Source: an optimization exercise on an open RTL-to-GDS flow (aim: small area). Production flows keep margins and buffers that such runs may drop.
Where RTL was checked, it was by simulation tests only, not by an equivalence proof against the original.
Not every run is shown, and edits may drop behaviour that the tests do not exercise.
Function not checked in run 5: the RTL went through the layout flow alone.

## flow/design.v in outline (module list and top-level ports)
// module ime_sad_8x8: 1686 lines
// module sad_fa: 10 lines
// module sad_xor: 7 lines
// module sad_ha: 9 lines
module ime_sad_8x8 (
  clk       ,
  rstn      ,
  enable_i  ,
  ori_i     ,
  ref_i     ,
  sad_o
  );
  // ...
==> flow/flow/run.sh <==
#!/bin/bash
# The standard layout, except that:
# - the input and output ports are buffered with the smallest buffer (buf_1)
#   instead of the one buffer_ports picks;
# - pins may sit one routing track apart, so that a smaller die holds them;
# - each pixel's input pins are placed together (flow/io.tcl).
set -euo pipefail
export BUFFER_PORTS_ARGS="-buffer_cell sky130_fd_sc_hd__buf_1"
export PLACE_PINS_ARGS="-min_distance 1 -min_distance_in_tracks"
export IO_CONSTRAINTS="$PWD/flow/io.tcl"
bash standard.sh > standard.log 2>&1
==> flow/standard.sh <==
#!/bin/bash
# synth_recipe.tcl (not shown) runs the flow's synth.tcl, then flattens the netlist and writes it again
# the make line also repeats each setting of config.mk as NAME=value (left out here)
make -C /OpenROAD-flow-scripts/flow DESIGN_CONFIG=/design/flow/config.mk WORK_HOME=/design/flow/orfs CLKGATE_MAP_FILE= SYNTH_SCRIPT=/design/flow/synth_recipe.tcl "${@:-finish}"
==> flow/config.mk <==
export PLATFORM = sky130hd
export DESIGN_NAME = ime_sad_8x8
export DESIGN_NICKNAME = ime_sad_8x8
export VERILOG_FILES = /design/flow/design.v
export SDC_FILE = /design/flow/constraint.sdc
export NUM_CORES = 4
export LEC_CHECK = 0
export CAP_MARGIN = 20
export CORE_AREA = 5 5 225 225
export CTS_BUF_LIST = sky130_fd_sc_hd__clkbuf_4
export DIE_AREA = 0 0 230 230
export GPL_TIMING_DRIVEN = 0
export SLEW_MARGIN = 20
export SYNTH_HIERARCHICAL = 1
export SYNTH_MINIMUM_KEEP_SIZE = 0
==> flow/constraint.sdc <==
create_clock -name core_clock -period 14.0 [get_ports {clk}]
set_input_delay 2.8000 -clock core_clock [delete_from_list [all_inputs] [get_ports {clk}]]
set_output_delay 2.8000 -clock core_clock [all_outputs]
set_load 0.01 [all_outputs]
Not shown: flow/flow/io.tcl
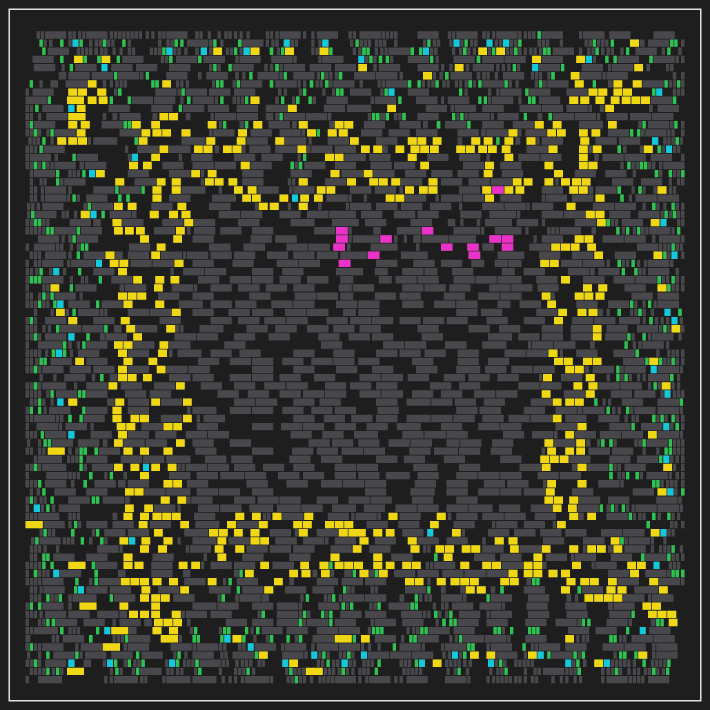
(run_1/logic_types.png)
(3 px per um)
nand cells: marked cyan, cells 64, where widely spread. mux cells: marked magenta, cells 14. inv cells: marked green, cells 448, where widely spread. xor and xnor cells: marked yellow, cells 512, where widely spread.
most common cell after layout, fill and taps aside: buf_1
fraction of area in multi-input gates: 0.784
fin cells: 3,865

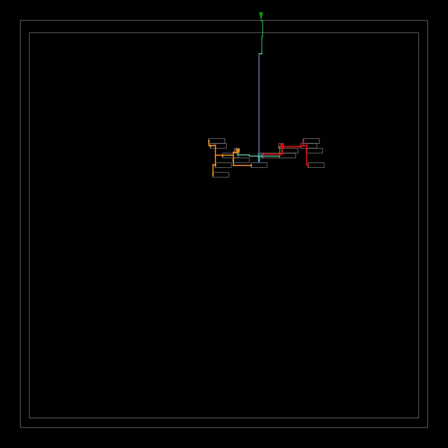
(run_1/clock_tree.png)
FFs & Latches: 14
TritonCTS Sinks: 14
H-tree level count: 1
CTS buffer count: 3
CTS root buf: clkbuf_4

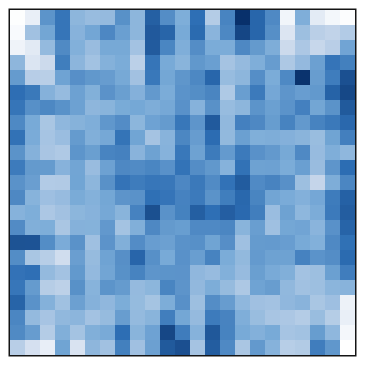
(run_1/metal_density.png)
(1.5 px per um) The die is cut into 23 by 23 equal tiles; white is low, dark blue is high, scaled to the fullest tile. Values are wire area over tile area, all layers added.
The fullest tile reaches 0.57. The mean over all tiles is 0.30. 0.60% of the tiles are nearly empty. The densest ninth of the die: center.

==> results by group, run 1 <==
Outcome
  – Outcome: complete, no violations

Logic synthesis
  – Register area share after synthesis: 0.0125
  – Ranking of synthesized cells by area: fa_1, xnor2_1, inv_1
  – Combinational family with the most area after synthesis: adder cells
  – Syn_nets: 4,252
  – Post-synth top cells: fa_1, inv_1, xnor2_1
  – Cell Area, Synth: about 28,000 um^2
  – Post-synthesis simple-gate area fraction: 0.0229
  – Largest area contributor in the netlist: fa_1
  – Synth Area in Adders: 0.727
  – Ys flop type: dfrtp_1
  – Post-synth EDFFs: 0
  – Yosys cell types: 11
  – Yosys warns: 7
  – Mux cell area share after synthesis: 0.00563
  – Flops & latches, synth: 14
  – Asr flop ratio synth: 1.00
  – Top cell type's share of synthesized area: 0.721
  – Most frequent cell after synthesis: fa_1

Routing
  – DRC: 0
  – WL met2: between 40 and 50 mm
  – Drt total wl: 93.6 mm
  – DR pass1 iterations: 20
  – Antenna Nets Post-Route: 0
  – Avg WL per Cell: 24.2 um
  – DR iter-0 viols: between 1,000 and 1,500
  – Met1 Wirelength: around 35 mm
  – Via/cell ratio: 5.20

Cells and area
  – Layout area overhead: 17.7%
  – Total Nets Final: about 5,300
  – Signal inverters: 448
  – Antenna fix cells: 3
  – Final core occ: 0.689
  – FF/Latch Area: 350 um^2
  – Largest register FFs: 14
  – Buffers outside the clock class: 1,106
  – Design area: 33,000 um^2
  – Clock network area share: 0.000683
  – Clock buf count: 3
  – Commonest non-fill, non-tap cells in the layout: buf_1, fa_1, inv_1
  – Sequential cell area share: 0.0106
  – NonClk Buf Share: 0.130
  – Top class by area: multi-input gates
  – Multi-input gate area: 25,900 um^2

Clocking
  – Clock slew at reported path FFs: around 80 ps
  – Bufs on Longest Clock Path: 2
  – Cts repair resizes: 4
  – Hold Buf Count CTS: 0
  – Clock latency on the worst-skew pair: 270 ps
  – Setup Buffers After CTS: 0
  – TritonCTS clock tree: built

STA
  – Clk_skew: 0 ps
  – Worst slew pin tran: just under 800 ps
  – Final worst-path cycle share: 0.985
  – Fmax: 72.6 MHz
  – Max Slew Vio Count: 0
  – Hold slack: 516 ps
  – Final setup fails: 0
  – Worst relative slew slack: 0.486
  – Fin crit period: 13,780 ps
  – Final count of hold timing violations: 0
  – Final Worst Setup Slack: roughly 220 ps

Global route
  – Gr usage total: 0.358
  – First-pass GRT wire length: about 140 mm
  – Global routing's busiest layer: met2
  – Met2 GRT Util: 0.599
  – Vias in the first global route: between 20,000 and 25,000
  – GR Layer Usage met1: 0.465
  – Overflow after GRT: 0
  – GR Util met3: 0.0898
  – Initial antenna violation count: 4

Die
  – Core area: approximately 48,000 um^2
  – Initial Utilization: 0.585
  – Ports: 1,041
  – Die H: 230 um
  – Tap Count: a little over 600
  – Rows: 80

Setup path
  – Worst path top cell family by delay: adder cells
  – Worst R2R Path Depth: 1
  – Critical path launch point type: input pin
  – Crit. path cell count: 27
  – Arrival @ worst endpoint: between 10,000 and 15,000 ps
  – Slowest stage delay, CP: about 650 ps
  – CP required: ~14,000 ps
  – Worst Path Buf+Inv: 1
  – CP Capture Type: flop
  – Kind of critical path: in2reg
  – Crit-path max FO: 2

Place
  – I/O Buffers: 1,040
  – GPL Wtd Cong: 0.964
  – Detailed-placement wirelength estimate: 90.5 mm
  – Placed Cells: 3,858

Min path
  – Hold path cells: 1
  – Min-Delay Path Class: reg2reg

Job
  – Max-cap viol count: 0
==> run_1/detail.png <==
Region (152, 38) to (192, 78) um. Cells in gray, sequential cells in the stronger gray; small squares are vias.
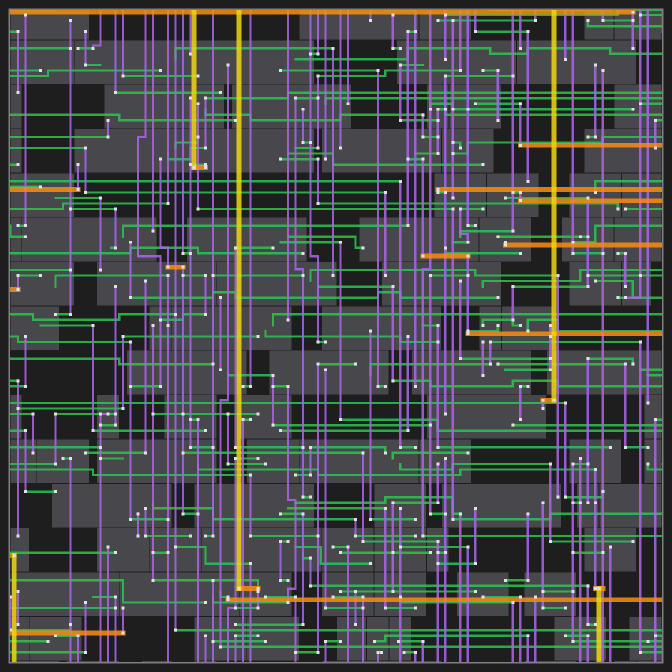

==> run 2: changes to the inputs <==
==> flow/flow/run.sh (replaced) <==
#!/bin/bash
# The standard layout, except that:
# - the input and output ports are buffered with the smallest buffer (buf_1)
#   instead of the one buffer_ports picks;
# - pins may sit one routing track apart, so that a smaller die holds them;
# - timing repair only removes buffers, sizes up and swaps pins
#   (SETUP_MOVE_SEQUENCE);
# - each pixel's input pins are placed together (flow/io.tcl).
set -euo pipefail
export BUFFER_PORTS_ARGS="-buffer_cell sky130_fd_sc_hd__buf_1"
export PLACE_PINS_ARGS="-min_distance 1 -min_distance_in_tracks"
export SETUP_MOVE_SEQUENCE="unbuffer,sizeup,swap"
export IO_CONSTRAINTS="$PWD/flow/io.tcl"
bash standard.sh > standard.log 2>&1
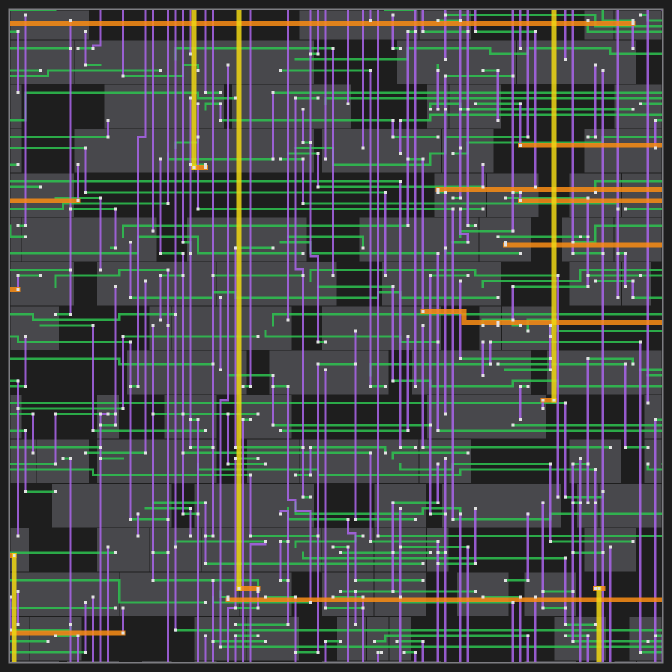
(run_2/detail.png)
Region (152, 38) to (192, 78) um. Cells in gray, sequential cells in the stronger gray; small squares are vias.
metal 3: marked orange. metal 4: marked yellow. metal 2: marked purple. metal 1: marked green.
84 logic cells have their middle in the window. Sequential cells in the window: 0. Most frequent: fa_1 (36), xnor2_1 (35), nor2_1 (7).

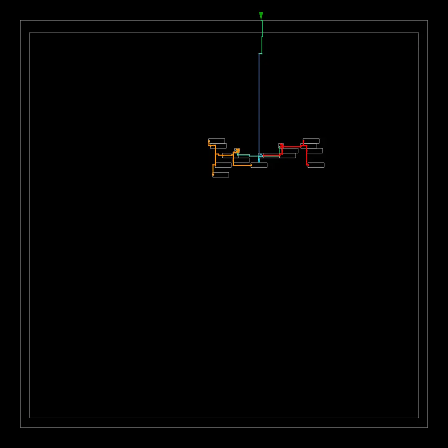
(run_2/clock_tree.png)

==> results by group, run 2 <==
Cells and area
  – Multi-input gate area: 25,900 um^2 (unchanged)
  – Antenna fix cells: 3 (unchanged)
  – Most common cell after layout, fill and taps aside: buf_1
  – Top class by area: multi-input gates
  – Largest register FFs: 14 (unchanged)
  – Commonest non-fill, non-tap cells in the layout: buf_1, fa_1, inv_1
  – Design area: 33,000 um^2 (about the same)

Routing
  – Drt total wl: 93.7 mm (+0.11%)
  – Antenna Nets Post-Route: 0 (unchanged)
  – Via/cell ratio: 5.19 (-0.10%)
  – DRC: 0 (unchanged)
  – DR pass1 iterations: 21 (+5.0%)

STA
  – Max Slew Vio Count: 0 (unchanged)
  – Clk_skew: 0 ps (unchanged)
  – Final Worst Setup Slack: 214 ps (-2.24 ps)
  – Final count of hold timing violations: 0 (unchanged)
  – Final setup fails: 0 (unchanged)
  – Hold slack: 515 ps (-1.43 ps)

Clocking
  – Cts repair resizes: 4 (unchanged)
  – CTS buffer count: 3 (unchanged)
  – Clock slew at reported path FFs: 80 ps (about the same)
  – TritonCTS Sinks: 14 (unchanged)
  – TritonCTS clock tree: built
  – Clock latency on the worst-skew pair: 270 ps (about the same)
  – H-tree level count: 1 (unchanged)

Die
  – Tap Count: 615 (unchanged)
  – Rows: 80 (unchanged)
  – Die H: 230 um (unchanged)
  – Ports: 1,041 (unchanged)

Logic synthesis
  – Largest area contributor in the netlist: fa_1
  – Syn_nets: 4,252 (unchanged)
  – Post-synth EDFFs: 0 (unchanged)
  – Post-synthesis simple-gate area fraction: 0.0229 (unchanged)
  – Combinational family with the most area after synthesis: adder cells
  – Synth Area in Adders: 0.727 (unchanged)
  – Yosys warns: 7 (unchanged)
  – Top cell type's share of synthesized area: 0.721 (unchanged)
  – Flops & latches, synth: 14 (unchanged)
  – Post-synth top cells: fa_1, inv_1, xnor2_1

Setup path
  – CP Capture Type: flop
  – Crit-path max FO: 2 (unchanged)
  – Worst Path Buf+Inv: 1 (unchanged)
  – Worst path top cell family by delay: adder cells
  – CP required: 14,170 ps (about the same)
  – Crit. path cell count: 27 (unchanged)
  – Kind of critical path: in2reg

Place
  – I/O Buffers: 1,040 (unchanged)
  – GPL Wtd Cong: 0.964 (unchanged)
  – Detailed-placement wirelength estimate: 90.5 mm (unchanged)

Global route
  – Initial antenna violation count: 4 (unchanged)
  – Met2 GRT Util: 0.599 (unchanged)
  – Vias in the first global route: 24,500 (unchanged)
  – GR Layer Usage met1: 0.465 (unchanged)
  – Global routing's busiest layer: met2
  – Gr usage total: 0.358 (unchanged)
  – First-pass GRT wire length: 141 mm (unchanged)
  – GR Util met3: 0.0898 (unchanged)

Min path
  – Min-Delay Path Class: reg2reg
  – Hold path cells: 1 (unchanged)

Outcome
  – Outcome: complete, no violations
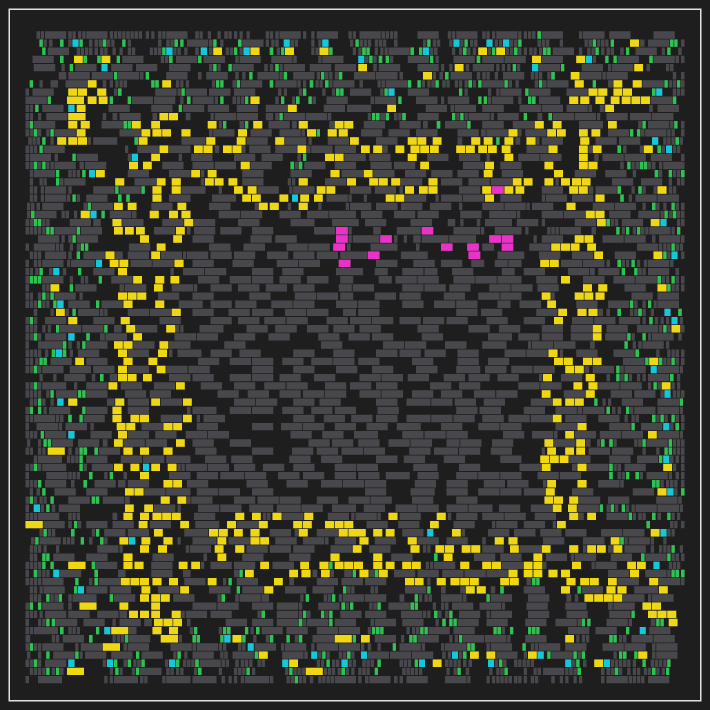
(run_2/logic_types.png)
(3 px per um)
inv cells: marked green, cells 448, where widely spread. mux cells: marked magenta, cells 14. xor and xnor cells: marked yellow, cells 512, where widely spread. nand cells: marked cyan, cells 64, where widely spread.
fin cells: 3,864
fraction of area in multi-input gates: 0.784

==> run_2/metal_density.png <==
(1.5 px per um) The die is cut into 23 by 23 equal tiles; white is low, dark blue is high, scaled to the fullest tile. Values are wire area over tile area, all layers added.
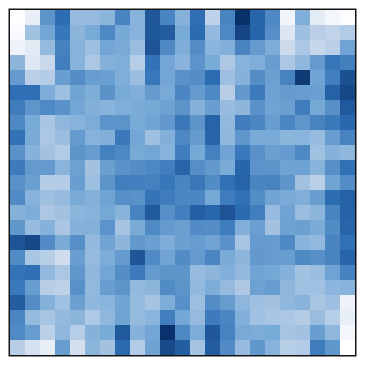

==> run 3: changes to the inputs <==
==> flow/flow/run.sh (replaced) <==
#!/bin/bash
# The standard layout, except that:
# - the input and output ports are buffered with the smallest buffer (buf_1)
#   instead of the one buffer_ports picks;
# - pins may sit one routing track apart, so that a smaller die holds them;
# - synthesis buffers are removed before global placement (flow/pre_gpl.tcl)
#   and timing repair only sizes up and swaps pins (SETUP_MOVE_SEQUENCE);
# - each pixel's input pins are placed together (flow/io.tcl).
set -euo pipefail
export BUFFER_PORTS_ARGS="-buffer_cell sky130_fd_sc_hd__buf_1"
export PLACE_PINS_ARGS="-min_distance 1 -min_distance_in_tracks"
export SETUP_MOVE_SEQUENCE="sizeup,swap"
export PRE_GLOBAL_PLACE_TCL="$PWD/flow/pre_gpl.tcl"
export IO_CONSTRAINTS="$PWD/flow/io.tcl"
bash standard.sh > standard.log 2>&1
==> flow/flow/pre_gpl.tcl (new file) <==
# Take out the buffers that synthesis (abc) put in, before the ports are
# buffered and the design is placed; repair_design puts back those it needs.
remove_buffers
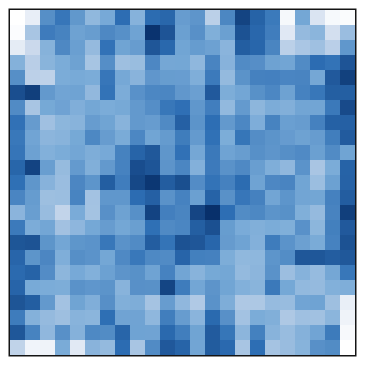
(run_3/metal_density.png)
(1.5 px per um) The die is cut into 23 by 23 equal tiles; white is low, dark blue is high, scaled to the fullest tile. Values are wire area over tile area, all layers added.
The mean over all tiles is 0.29. 69% of the tiles are over half the peak. The fullest tile reaches 0.51. The densest ninth of the die: center.

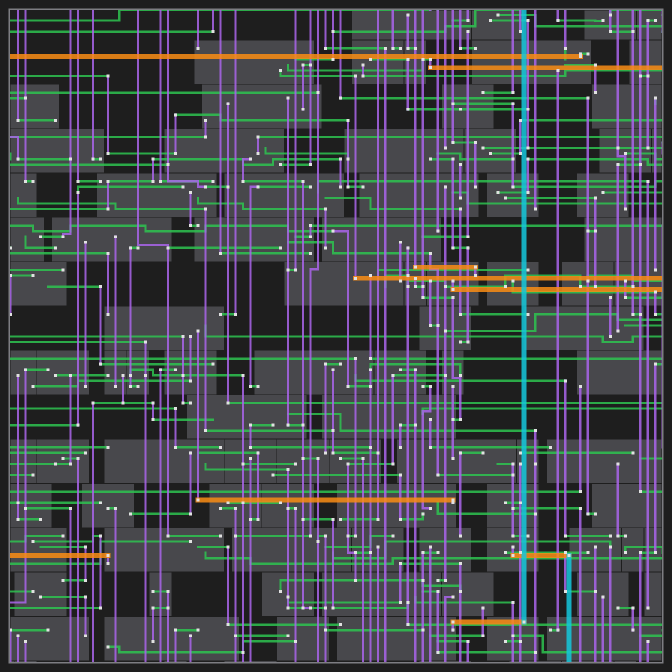
(run_3/detail.png)
Region (152, 38) to (192, 78) um. Cells in gray, sequential cells in the stronger gray; small squares are vias.
metal 1: marked green. metal 4: marked cyan. metal 3: marked orange. metal 2: marked purple.
78 logic cells have their middle in the window. Sequential cells in the window: 0. Most frequent: xnor2_1 (36), fa_1 (30), nor2_1 (7).

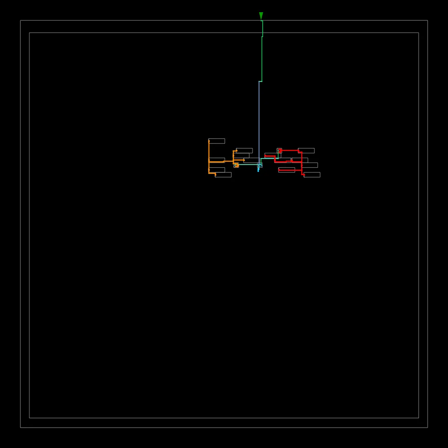
(run_3/clock_tree.png)

==> results by group, run 3 <==
Logic synthesis
  – Yosys cell types: 11
  – Top cell type's share of synthesized area: 0.721 (unchanged)
  – Compound-Gate Fraction of Synth Area: 0
  – Syn avg cell area: between 10 and 15 um^2
  – Mux cell area share after synthesis: 0.00563
  – Post-synthesis simple-gate area fraction: 0.0229 (unchanged)
  – Post-synth top cells: fa_1, inv_1, xnor2_1
  – Syn_nets: 4,252 (unchanged)
  – Asr flop ratio synth: 1.00
  – Most frequent cell after synthesis: fa_1
  – Xor and xnor fraction of the mapped netlist area: 0.160
  – Ys flop type: dfrtp_1
  – Ranking of synthesized cells by area: fa_1, xnor2_1, inv_1
  – Flops & latches, synth: 14 (unchanged)
  – Cell Area, Synth: approximately 28,000 um^2
  – Post-synth EDFFs: 0 (unchanged)
  – Cells after Synth: approximately 2,200
  – Register area share after synthesis: 0.0125
  – Synth Area in Adders: 0.727 (unchanged)
  – Combinational family with the most area after synthesis: adder cells
  – Largest area contributor in the netlist: fa_1
  – Yosys warns: 7 (unchanged)

Die
  – Die Footprint: 52,900 um^2
  – Tap Count: 615 (unchanged)
  – Core area: 47,800 um^2
  – Chip width: 230 um
  – Die H: 230 um (unchanged)
  – Initial Utilization: 0.585
  – Rows: 80 (unchanged)
  – Ports: 1,041 (unchanged)

Clocking
  – Hold Buf Count CTS: 0
  – Clock latency on the worst-skew pair: 280 ps (about the same)
  – Setup Buffers After CTS: 0
  – TritonCTS clock tree: built
  – Clock slew at reported path FFs: 80 ps (about the same)
  – Bufs on Longest Clock Path: 2
  – H-tree level count: 1 (unchanged)
  – CTS root buf: clkbuf_4
  – Cts repair resizes: 1 (-3)
  – TritonCTS Sinks: 14 (unchanged)
  – CTS buffer count: 3 (unchanged)

Global route
  – Overflow after GRT: 0
  – Gr usage total: 0.356 (-0.00278)
  – Vias in the first global route: 24,000 (-2.2%)
  – Met2 GRT Util: 0.598 (-0.000835)
  – Initial antenna violation count: 1 (-3)
  – Pin count of the biggest net entering global routing: 15
  – GR Layer Usage met1: 0.470 (+0.00501)
  – First-pass GRT wire length: 139 mm (-1.2%)
  – GR Util met3: 0.0780 (-0.0118)
  – Global routing's busiest layer: met2

Place
  – Detailed-placement wirelength estimate: 89.9 mm (-0.63%)
  – GPL Wtd Cong: 0.983 (+2.0%)
  – I/O Buffers: 1,040 (unchanged)
  – Area post-placement: 32,300 um^2
  – Placed Cells: 3,793
  – Setup WS pre-CTS: -348 ps

Setup path
  – Crit. path cell count: 27 (unchanged)
  – CP required: 14,170 ps (about the same)
  – Most used cell along the critical path: fa_1
  – Critical path launch point type: input pin
  – Worst path top cell family by delay: adder cells
  – R2R Setup Slk: 13,230 ps
  – Slowest stage delay, CP: 640 ps
  – Arrival @ worst endpoint: between 10,000 and 15,000 ps
  – Crit-path max FO: 2 (unchanged)
  – Kind of critical path: in2reg
  – Worst Path Buf+Inv: 1 (unchanged)
  – CP Capture Type: flop
  – Crit-path slowest cell: fa_2
  – Worst R2R Path Depth: 1

STA
  – Clk_skew: 0 ps (unchanged)
  – Worst slew pin tran: 801 ps
  – Max Slew Vio Count: 0 (unchanged)
  – Fmax: between 70 and 80 MHz
  – Final Worst Setup Slack: 251 ps (+36.3 ps)
  – Final count of hold timing violations: 0 (unchanged)
  – Worst relative slew slack: 0.466
  – Post-Route Setup TNS: 0 ps
  – Hold slack: 510 ps (-4.86 ps)
  – Final setup fails: 0 (unchanged)
  – Unrepaired setup endpoints after global routing: no
  – Fin crit period: between 10,000 and 15,000 ps
  – Final worst-path cycle share: 0.982

Routing
  – DR pass1 iterations: 23 (+9.5%)
  – Met3 Wirelength: about 8.6 mm
  – Met1 Wirelength: ~35 mm
  – DR iter-0 viols: 1,117
  – DRC: 0 (unchanged)
  – WL met2: between 40 and 50 mm
  – Via/cell ratio: 5.25 (+1.1%)
  – Vias: roughly 20,000
  – Uppermost layer routed: met4
  – Avg WL per Cell: 24.6 um
  – Drt total wl: 93.3 mm (-0.47%)
  – Antenna Nets Post-Route: 0 (unchanged)

Cells and area
  – Multi-input gate area: 26,000 um^2 (+0.35%)
  – NonClk Buf Share: 0.119
  – FFs & Latches: 14
  – Top class by area: multi-input gates
  – Comb_multi_in: approximately 1,700
  – Most common cell after layout, fill and taps aside: buf_1
  – Fin cells: 3,797 (-1.7%)
  – Total Nets Final: 5,232
  – Layout area overhead: 16.7%
  – Sequential cell area share: 0.0107
  – Largest register FFs: 14 (unchanged)
  – Fraction of area in multi-input gates: 0.794 (+0.00966)
  – Layout cell share with drive strength beyond 1: 0.0346
  – Clock network area share: 0.000689
  – Final core occ: 0.683
  – Commonest non-fill, non-tap cells in the layout: buf_1, fa_1, inv_1
  – Clock buf count: 3
  – Design area: 32,700 um^2 (-0.87%)
  – Buffers outside the clock class: 1,040
  – Signal inverters: 448
  – Antenna fix cells: 1 (-2)
  – Fill cells: around 3,700
  – FF/Latch Area: 350 um^2

Outcome
  – Outcome: complete, no violations

Job
  – Max-cap viol count: 0

Min path
  – Hold path cells: 1 (unchanged)
  – Min-Delay Path Class: reg2reg
==> run_3/logic_types.png <==
(3 px per um)
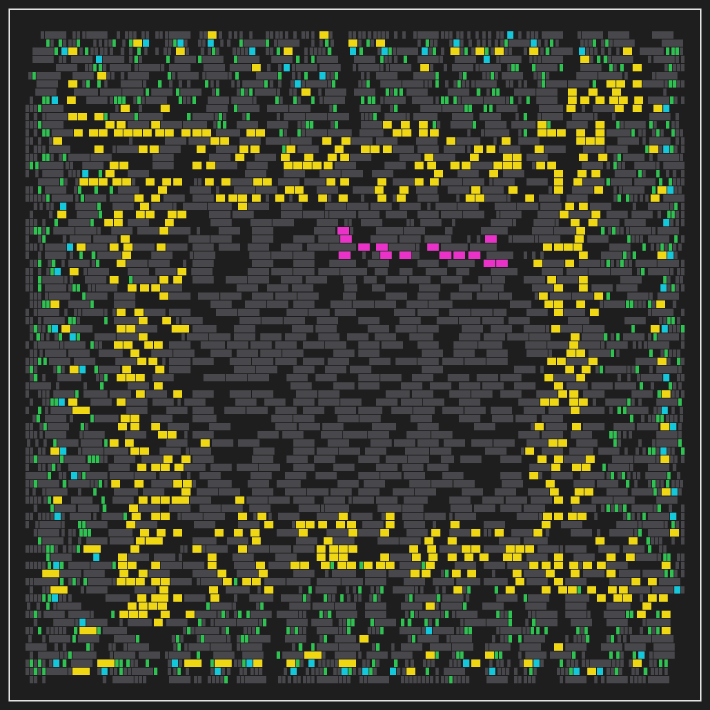

==> run 4: changes to the inputs <==
==> flow/flow/run.sh (replaced) <==
#!/bin/bash
# The standard layout, except that:
# - the input and output ports are buffered with the smallest buffer (buf_1)
#   instead of the one buffer_ports picks;
# - pins may sit one routing track apart, so that a smaller die holds them;
# - each pixel's input pins are placed together (flow/io.tcl);
# - synthesis's buffers are removed before global placement (flow/pre_gpl.tcl).
set -euo pipefail
export BUFFER_PORTS_ARGS="-buffer_cell sky130_fd_sc_hd__buf_1"
export PLACE_PINS_ARGS="-min_distance 1 -min_distance_in_tracks"
export IO_CONSTRAINTS="$PWD/flow/io.tcl"
export PRE_GLOBAL_PLACE_TCL="$PWD/flow/pre_gpl.tcl"
bash standard.sh > standard.log 2>&1
--- a/flow/config.mk
+++ b/flow/config.mk
@@ -6,9 +6,9 @@
 export NUM_CORES = 4
 export LEC_CHECK = 0
 export CAP_MARGIN = 20
-export CORE_AREA = 5 5 225 225
+export CORE_AREA = 5 5 255 255
 export CTS_BUF_LIST = sky130_fd_sc_hd__clkbuf_4
-export DIE_AREA = 0 0 230 230
+export DIE_AREA = 0 0 260 260
 export GPL_TIMING_DRIVEN = 0
 export SLEW_MARGIN = 20
 export SYNTH_HIERARCHICAL = 1
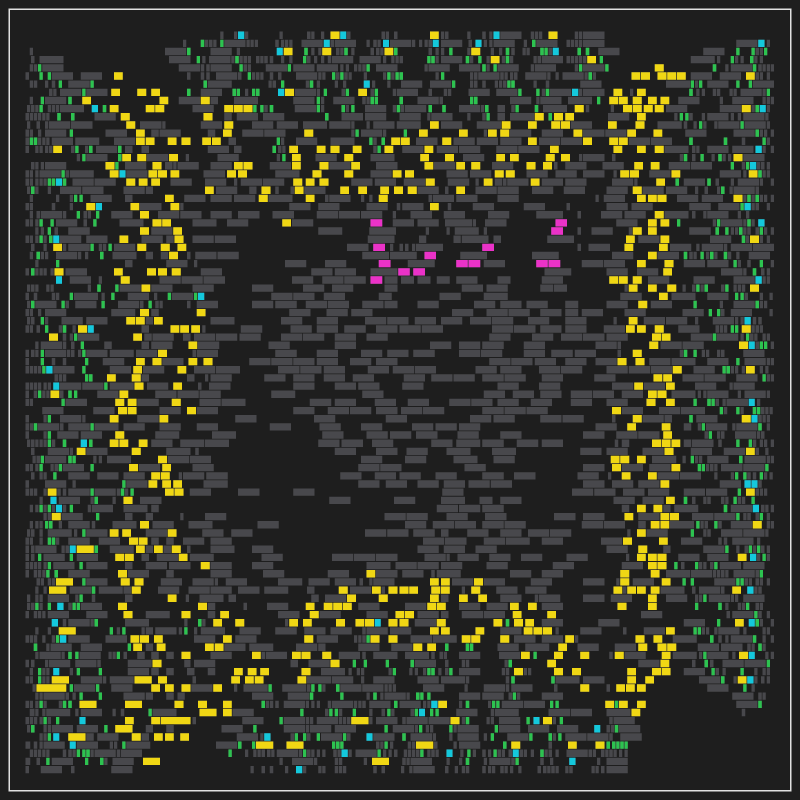
(run_4/logic_types.png)
(3 px per um)
mux cells: marked magenta, cells 14. inv cells: marked green, cells 448, where widely spread. xor and xnor cells: marked yellow, cells 512, where widely spread. nand cells: marked cyan, cells 64, where widely spread.
fraction of area in multi-input gates: 0.775
fin cells: 4,096

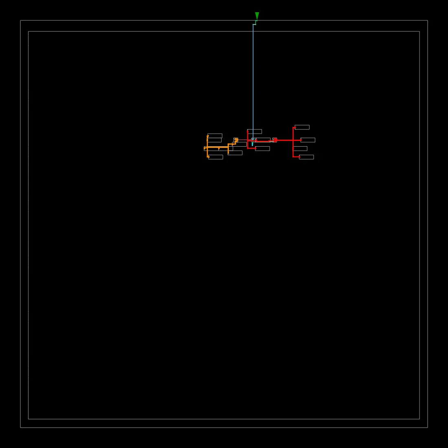
(run_4/clock_tree.png)

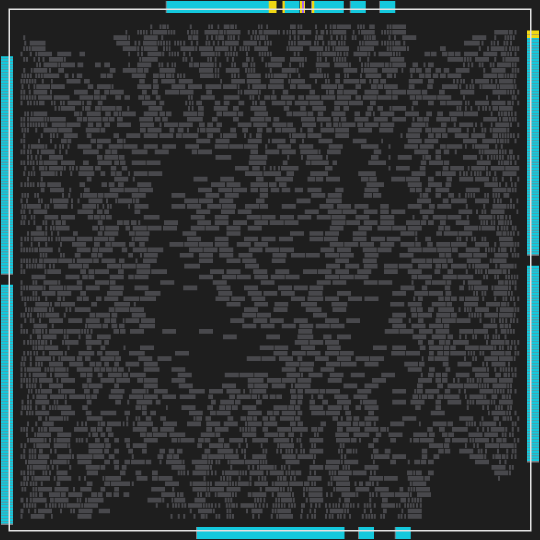
(run_4/io_placement.png)
(2 px per um) Pins as bars across the die edge, other pins in gray.
`sad_o`: marked yellow, pins 14, direction output, edge 10 top, 4 right. `ref_i`: marked cyan, pins 512, direction input, edge 168 left, 152 right, 96 top, 96 bottom. `rstn`: marked purple, pins 1, direction input, edge top.
All pins by edge: 336 left, 309 right, 204 top, 192 bottom.

==> results by group, run 4 <==
Setup path
  – Worst Path Buf+Inv: 1 (unchanged)
  – Slowest stage delay, CP: 630 ps (about the same)
  – Critical path launch point type: input pin
  – CP required: 14,160 ps (about the same)
  – CP Capture Type: flop
  – Crit-path slowest cell: fa_2
  – Worst R2R Path Depth: 1 (unchanged)
  – Crit. path cell count: 29 (+7.4%)
  – Arrival @ worst endpoint: 13,980 ps (+60 ps)
  – Worst path top cell family by delay: adder cells
  – R2R Setup Slk: 13,230 ps (about the same)
  – Most used cell along the critical path: fa_1

Clocking
  – Clock slew at reported path FFs: 80 ps (about the same)
  – CTS root buf: clkbuf_4
  – H-tree level count: 1 (unchanged)
  – TritonCTS clock tree: built
  – Setup Buffers After CTS: 1 (+1)
  – Cts repair resizes: 19 (+18)
  – CTS buffer count: 3 (unchanged)
  – Clock latency on the worst-skew pair: 280 ps (about the same)
  – TritonCTS Sinks: 14 (unchanged)
  – Bufs on Longest Clock Path: 2 (unchanged)
  – Hold Buf Count CTS: 0 (unchanged)

Routing
  – WL met2: 47.3 mm (+2.8%)
  – Met1 Wirelength: 42.9 mm (+23%)
  – Avg WL per Cell: 25.1 um (+2.3%)
  – DRC: 0 (unchanged)
  – Met3 Wirelength: 9.59 mm (+12%)
  – Antenna Nets Post-Route: 0 (unchanged)
  – Uppermost layer routed: met5
  – Drt total wl: 103 mm (+10%)
  – Via/cell ratio: 4.84 (-7.7%)
  – Vias: 19,800 (-0.45%)
  – DR pass1 iterations: 16 (-30%)

Logic synthesis
  – Synth Area in Adders: 0.727 (unchanged)
  – Syn avg cell area: 12.7 um^2 (unchanged)
  – Flops & latches, synth: 14 (unchanged)
  – Post-synthesis simple-gate area fraction: 0.0229 (unchanged)
  – Yosys warns: 7 (unchanged)
  – Register area share after synthesis: 0.0125 (unchanged)
  – Largest area contributor in the netlist: fa_1
  – Most frequent cell after synthesis: fa_1
  – Post-synth EDFFs: 0 (unchanged)
  – Post-synth top cells: fa_1, inv_1, xnor2_1
  – Cells after Synth: 2,203 (unchanged)
  – Combinational family with the most area after synthesis: adder cells
  – Ys flop type: dfrtp_1
  – Ranking of synthesized cells by area: fa_1, xnor2_1, inv_1
  – Asr flop ratio synth: 1.00 (unchanged)
  – Yosys cell types: 11 (unchanged)
  – Cell Area, Synth: 28,000 um^2 (unchanged)
  – Compound-Gate Fraction of Synth Area: 0 (unchanged)
  – Xor and xnor fraction of the mapped netlist area: 0.160 (unchanged)
  – Syn_nets: 4,252 (unchanged)
  – Top cell type's share of synthesized area: 0.721 (unchanged)
  – Mux cell area share after synthesis: 0.00563 (unchanged)

STA
  – Worst slew pin tran: 793 ps (-7.14 ps)
  – Final Worst Setup Slack: 182 ps (-68.7 ps)
  – Clk_skew: 0 ps (unchanged)
  – Hold slack: 518 ps (+8.41 ps)
  – Max Slew Vio Count: 0 (unchanged)
  – Final worst-path cycle share: 0.987 (+0.00491)
  – Worst relative slew slack: 0.471 (+0.00476)
  – Fmax: 72.4 MHz (-0.50%)
  – Final count of hold timing violations: 0 (unchanged)
  – Fin crit period: 13,820 ps (+68.7 ps)
  – Post-Route Setup TNS: 0 ps (unchanged)
  – Final setup fails: 0 (unchanged)

Cells and area
  – Fill cells: 5,565 (+49%)
  – Clock buf count: 3 (unchanged)
  – Layout area overhead: 20.0%
  – Multi-input gate area: 26,000 um^2 (+0.37%)
  – FFs & Latches: 14 (unchanged)
  – Design area: 33,600 um^2 (+2.9%)
  – Clock network area share: 0.000670 (-0.0000193)
  – Commonest non-fill, non-tap cells in the layout: buf_1, fa_1, inv_1
  – Signal inverters: 448 (unchanged)
  – Buffers outside the clock class: 1,114 (+7.1%)
  – Top class by area: multi-input gates
  – Final core occ: 0.544 (-0.139)
  – Sequential cell area share: 0.0104 (-0.000300)
  – Comb_multi_in: 1,676 (unchanged)
  – Antenna fix cells: 4 (+3)
  – Layout cell share with drive strength beyond 1: 0.0639 (+0.0293)
  – Total Nets Final: 5,306 (+1.4%)
  – FF/Latch Area: 350 um^2 (unchanged)
  – NonClk Buf Share: 0.133 (+0.0133)
  – Largest register FFs: 14 (unchanged)

Place
  – Setup WS pre-CTS: -445 ps (-96.4 ps)
  – Placed Cells: 4,015 (+5.9%)
  – I/O Buffers: 1,040 (unchanged)
  – GPL Wtd Cong: 1.00 (+1.9%)
  – Area post-placement: 32,600 um^2 (+0.86%)
  – Detailed-placement wirelength estimate: 98.9 mm (+10%)

Min path
  – Hold path cells: 1 (unchanged)
  – Min-Delay Path Class: reg2reg

Die
  – Core area: 61,800 um^2 (+29%)
  – Initial Utilization: 0.453 (-0.132)
  – Die H: 260 um (+13%)
  – Ports: 1,041 (unchanged)
  – Chip width: 260 um (+13%)
  – Tap Count: 837 (+36%)
  – Rows: 91 (+14%)

Global route
  – Gr usage total: 0.301 (-0.0548)
  – Vias in the first global route: 23,700 (-1.0%)
  – Pin count of the biggest net entering global routing: 15 (unchanged)
  – Met2 GRT Util: 0.482 (-0.117)
  – GR Layer Usage met1: 0.427 (-0.0427)
  – Overflow after GRT: 0 (unchanged)
  – Initial antenna violation count: 7 (+6)
  – Global routing's busiest layer: met2
  – GR Util met3: 0.0693 (-0.00865)
  – First-pass GRT wire length: 148 mm (+6.3%)

Outcome
  – Outcome: complete, no violations

Job
  – Max-cap viol count: 0 (unchanged)
==> run_4/detail.png <==
Region (175, 45) to (215, 85) um. Cells in gray, sequential cells in the stronger gray; small squares are vias.
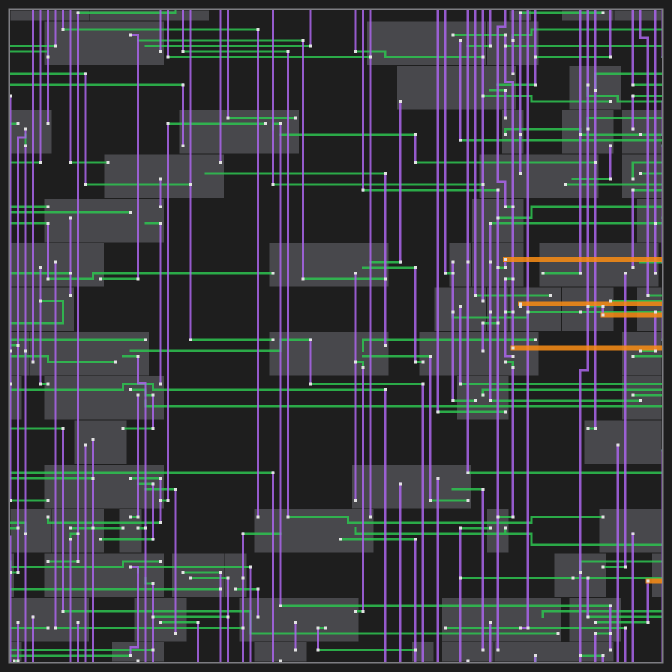

--- run 5: outline of the changes from run 4 ---
flow/design.v: 1713 -> 1713 lines; modules unchanged: 3
  ime_sad_8x8: edited, 1686 -> 1686 lines
==> flow/flow/run.sh (replaced) <==
#!/bin/bash
# The standard layout, except that:
# - the input and output ports are buffered with the smallest buffer (buf_1)
#   instead of the one buffer_ports picks;
# - pins may sit one routing track apart, so that a smaller die holds them;
# - synthesis buffers are removed before global placement (flow/pre_gpl.tcl)
#   and timing repair only sizes up and swaps pins (SETUP_MOVE_SEQUENCE);
# - each pixel's input pins are placed together (flow/io.tcl).
set -euo pipefail
export BUFFER_PORTS_ARGS="-buffer_cell sky130_fd_sc_hd__buf_1"
export PLACE_PINS_ARGS="-min_distance 1 -min_distance_in_tracks"
export SETUP_MOVE_SEQUENCE="sizeup,swap"
export PRE_GLOBAL_PLACE_TCL="$PWD/flow/pre_gpl.tcl"
export IO_CONSTRAINTS="$PWD/flow/io.tcl"
bash standard.sh > standard.log 2>&1
--- a/flow/config.mk
+++ b/flow/config.mk
@@ -7,7 +7,7 @@
 export LEC_CHECK = 0
 export CAP_MARGIN = 20
-export CORE_AREA = 5 5 255 255
+export CORE_AREA = 5 5 225 225
 export CTS_BUF_LIST = sky130_fd_sc_hd__clkbuf_4
-export DIE_AREA = 0 0 260 260
+export DIE_AREA = 0 0 230 230
 export GPL_TIMING_DRIVEN = 0
 export SLEW_MARGIN = 20
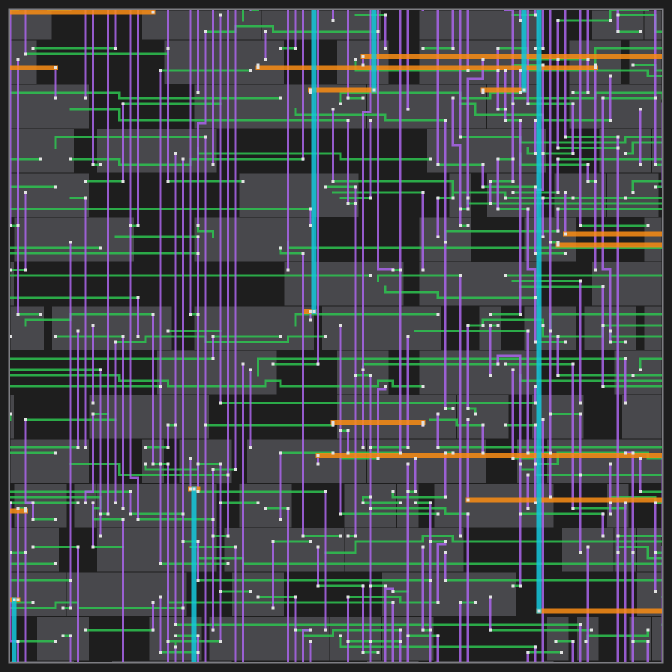
(run_5/detail.png)
Region (152, 38) to (192, 78) um. Cells in gray, sequential cells in the stronger gray; small squares are vias.
metal 4: marked cyan. metal 3: marked orange. metal 2: marked purple. metal 1: marked green.
77 logic cells have their middle in the window. Most frequent: fa_1 (37), xnor2_1 (28), nor2_1 (8). Sequential cells in the window: 0.

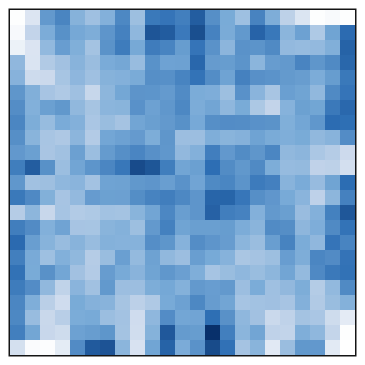
(run_5/metal_density.png)
(1.5 px per um) The die is cut into 23 by 23 equal tiles; white is low, dark blue is high, scaled to the fullest tile. Values are wire area over tile area, all layers added.
51% of the tiles are over half the peak. 1.1% of the tiles are nearly empty. The fullest tile reaches 0.61. The mean over all tiles is 0.31.
vias: 20,300
gr usage total: 0.369
Avg WL per Cell: 25.4 um
drt total wl: 96.5 mm

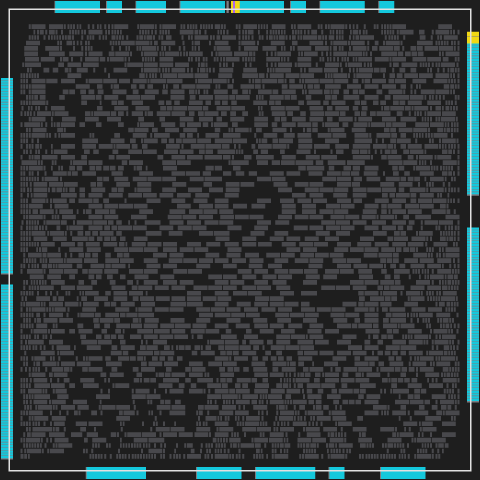
(run_5/io_placement.png)
(2 px per um) Pins as bars across the die edge, other pins in gray.
`sad_o`: marked yellow, pins 14, direction output, edge 7 right, 7 top. `rstn`: marked purple, pins 1, direction input, edge top. `ref_i`: marked cyan, pins 512, direction input, edge 136 top, 136 left, 120 right, 120 bottom.
Die H: 230 um
chip width: 230 um
I/O Buffers: 1,040

==> results by group, run 5 <==
Logic synthesis
  – Combinational family with the most area after synthesis: adder cells
  – Post-synth EDFFs: 0 (unchanged)
  – Most frequent cell after synthesis: fa_1
  – Post-synthesis simple-gate area fraction: 0.0229 (unchanged)
  – Syn avg cell area: 12.7 um^2 (unchanged)
  – Yosys warns: 7 (unchanged)
  – Ys flop type: dfrtp_1
  – Largest area contributor in the netlist: fa_1
  – Top cell type's share of synthesized area: 0.721 (unchanged)
  – Compound-Gate Fraction of Synth Area: 0 (unchanged)
  – Asr flop ratio synth: 1.00 (unchanged)
  – Xor and xnor fraction of the mapped netlist area: 0.160 (unchanged)
  – Register area share after synthesis: 0.0125 (unchanged)
  – Yosys cell types: 11 (unchanged)
  – Cells after Synth: 2,203 (unchanged)
  – Post-synth top cells: fa_1, inv_1, xnor2_1
  – Mux cell area share after synthesis: 0.00563 (unchanged)
  – Cell Area, Synth: 28,000 um^2 (unchanged)
  – Flops & latches, synth: 14 (unchanged)
  – Syn_nets: 4,252 (unchanged)
  – Synth Area in Adders: 0.727 (unchanged)
  – Ranking of synthesized cells by area: fa_1, xnor2_1, inv_1

STA
  – Final Worst Setup Slack: 188 ps (+6.20 ps)
  – Fin crit period: 13,810 ps (-6.21 ps)
  – Hold slack: 510 ps (-7.66 ps)
  – Worst relative slew slack: 0.433 (-0.0385)
  – Final setup fails: 0 (unchanged)
  – Max Slew Vio Count: 0 (unchanged)
  – Worst slew pin tran: 851 ps (+57.8 ps)
  – Clk_skew: 0 ps (unchanged)
  – Final count of hold timing violations: 0 (unchanged)
  – Post-Route Setup TNS: 0 ps (unchanged)
  – Fmax: 72.4 MHz (about the same)
  – Final worst-path cycle share: 0.987 (about the same)

Clocking
  – TritonCTS clock tree: built
  – Clock latency on the worst-skew pair: 280 ps (about the same)
  – CTS root buf: clkbuf_4
  – TritonCTS Sinks: 14 (unchanged)
  – CTS buffer count: 3 (unchanged)
  – Cts repair resizes: 1 (-18)
  – H-tree level count: 1 (unchanged)
  – Clock slew at reported path FFs: 80 ps (about the same)
  – Setup Buffers After CTS: 0 (-1)
  – Bufs on Longest Clock Path: 2 (unchanged)
  – Hold Buf Count CTS: 0 (unchanged)

Routing
  – Uppermost layer routed: met4
  – Antenna Nets Post-Route: 0 (unchanged)
  – Met3 Wirelength: 8.86 mm (-7.6%)
  – DR iter-0 viols: 1,118
  – Via/cell ratio: 5.35 (+10%)
  – DRC: 0 (unchanged)
  – DR pass1 iterations: 5 (-11)
  – WL met2: 46.9 mm (-0.86%)
  – Met1 Wirelength: 35.9 mm (-16%)

Setup path
  – Worst R2R Path Depth: 1 (unchanged)
  – Crit-path max FO: 2
  – Most used cell along the critical path: fa_1
  – R2R Setup Slk: 13,230 ps (about the same)
  – CP required: 14,180 ps (+20 ps)
  – Kind of critical path: in2reg
  – Arrival @ worst endpoint: 13,990 ps (about the same)
  – Critical path launch point type: input pin
  – Slowest stage delay, CP: 610 ps (-20 ps)
  – Crit-path slowest cell: fa_1
  – CP Capture Type: flop
  – Worst path top cell family by delay: adder cells
  – Worst Path Buf+Inv: 1 (unchanged)
  – Crit. path cell count: 26 (-10%)

Die
  – Tap Count: 615 (-27%)
  – Core area: 47,800 um^2 (-23%)
  – Rows: 80 (-12%)
  – Die Footprint: 52,900 um^2
  – Ports: 1,041 (unchanged)
  – Initial Utilization: 0.585 (+0.132)

Cells and area
  – Final core occ: 0.686 (+0.142)
  – Largest register FFs: 14 (unchanged)
  – Commonest non-fill, non-tap cells in the layout: buf_1, fa_1, inv_1
  – Clock network area share: 0.000686 (+0.0000161)
  – FFs & Latches: 14 (unchanged)
  – Sequential cell area share: 0.0107 (+0.000251)
  – NonClk Buf Share: 0.119 (-0.0138)
  – Design area: 32,800 um^2 (-2.4%)
  – Clock buf count: 3 (unchanged)
  – Buffers outside the clock class: 1,040 (-6.6%)
  – Layout area overhead: 17.2%
  – Multi-input gate area: 26,100 um^2 (+0.18%)
  – Antenna fix cells: 3 (-1)
  – Most common cell after layout, fill and taps aside: buf_1
  – FF/Latch Area: 350 um^2 (unchanged)
  – Fin cells: 3,799 (-7.3%)
  – Fill cells: 3,678 (-34%)
  – Top class by area: multi-input gates
  – Fraction of area in multi-input gates: 0.795 (+0.0201)
  – Total Nets Final: 5,232 (-1.4%)
  – Comb_multi_in: 1,676 (unchanged)
  – Layout cell share with drive strength beyond 1: 0.0402 (-0.0237)
  – Signal inverters: 448 (unchanged)

Job
  – Max-cap viol count: 0 (unchanged)

Min path
  – Hold path cells: 1 (unchanged)
  – Min-Delay Path Class: reg2reg

Place
  – Area post-placement: 32,300 um^2 (-0.85%)
  – Placed Cells: 3,793 (-5.5%)
  – Detailed-placement wirelength estimate: 92.9 mm (-6.1%)
  – GPL Wtd Cong: 1.04 (+3.3%)
  – Setup WS pre-CTS: -357 ps (+88.1 ps)

Outcome
  – Outcome: complete, no violations

Global route
  – Pin count of the biggest net entering global routing: 15 (unchanged)
  – Vias in the first global route: 24,500 (+3.3%)
  – First-pass GRT wire length: 144 mm (-2.7%)
  – Global routing's busiest layer: met2
  – Initial antenna violation count: 3 (-4)
  – GR Util met3: 0.0830 (+0.0137)
  – GR Layer Usage met1: 0.481 (+0.0538)
  – Met2 GRT Util: 0.616 (+0.135)
  – Overflow after GRT: 0 (unchanged)

==> what the ideal ports hide <==
Ports are ideal in the flow. The routed layouts listed here were re-timed in OpenROAD.
Step 1 (the two cells are an assumption about what drives the block):
set clk [get_ports {clk}]
set_driving_cell -lib_cell sky130_fd_sc_hd__clkbuf_16 $clk
set_driving_cell -lib_cell sky130_fd_sc_hd__buf_2 [delete_from_list [all_inputs] $clk]
Step 2 times the ports against the registers' clock, not the clock port: input delays grow and output delays shrink by t, the midpoint of the rising clock arrivals with the driver on.
Slacks: ideal / step 1 / step 2; pairs: ideal / step 1.
run | t (ns) | setup slack, ns | slew at the worst register clock pin (ns)
run 1 | 0.305 | 0.217 / 0.215 / -0.091 | 0.08 / 0.08
run 2 | 0.305 | 0.214 / 0.213 / -0.092 | 0.08 / 0.08
run 3 | 0.308 | 0.251 / 0.258 / -0.050 | 0.08 / 0.08
run 4 | 0.304 | 0.182 / 0.186 / -0.118 | 0.08 / 0.08
run 5 | 0.320 | 0.188 / 0.190 / -0.130 | 0.08 / 0.08
With both steps, setup timing fails in every run listed, where it was met with ideal ports. The setup slack of run 5, which loses most, moves by +0.002 ns with the drivers and by -0.318 ns with both steps.
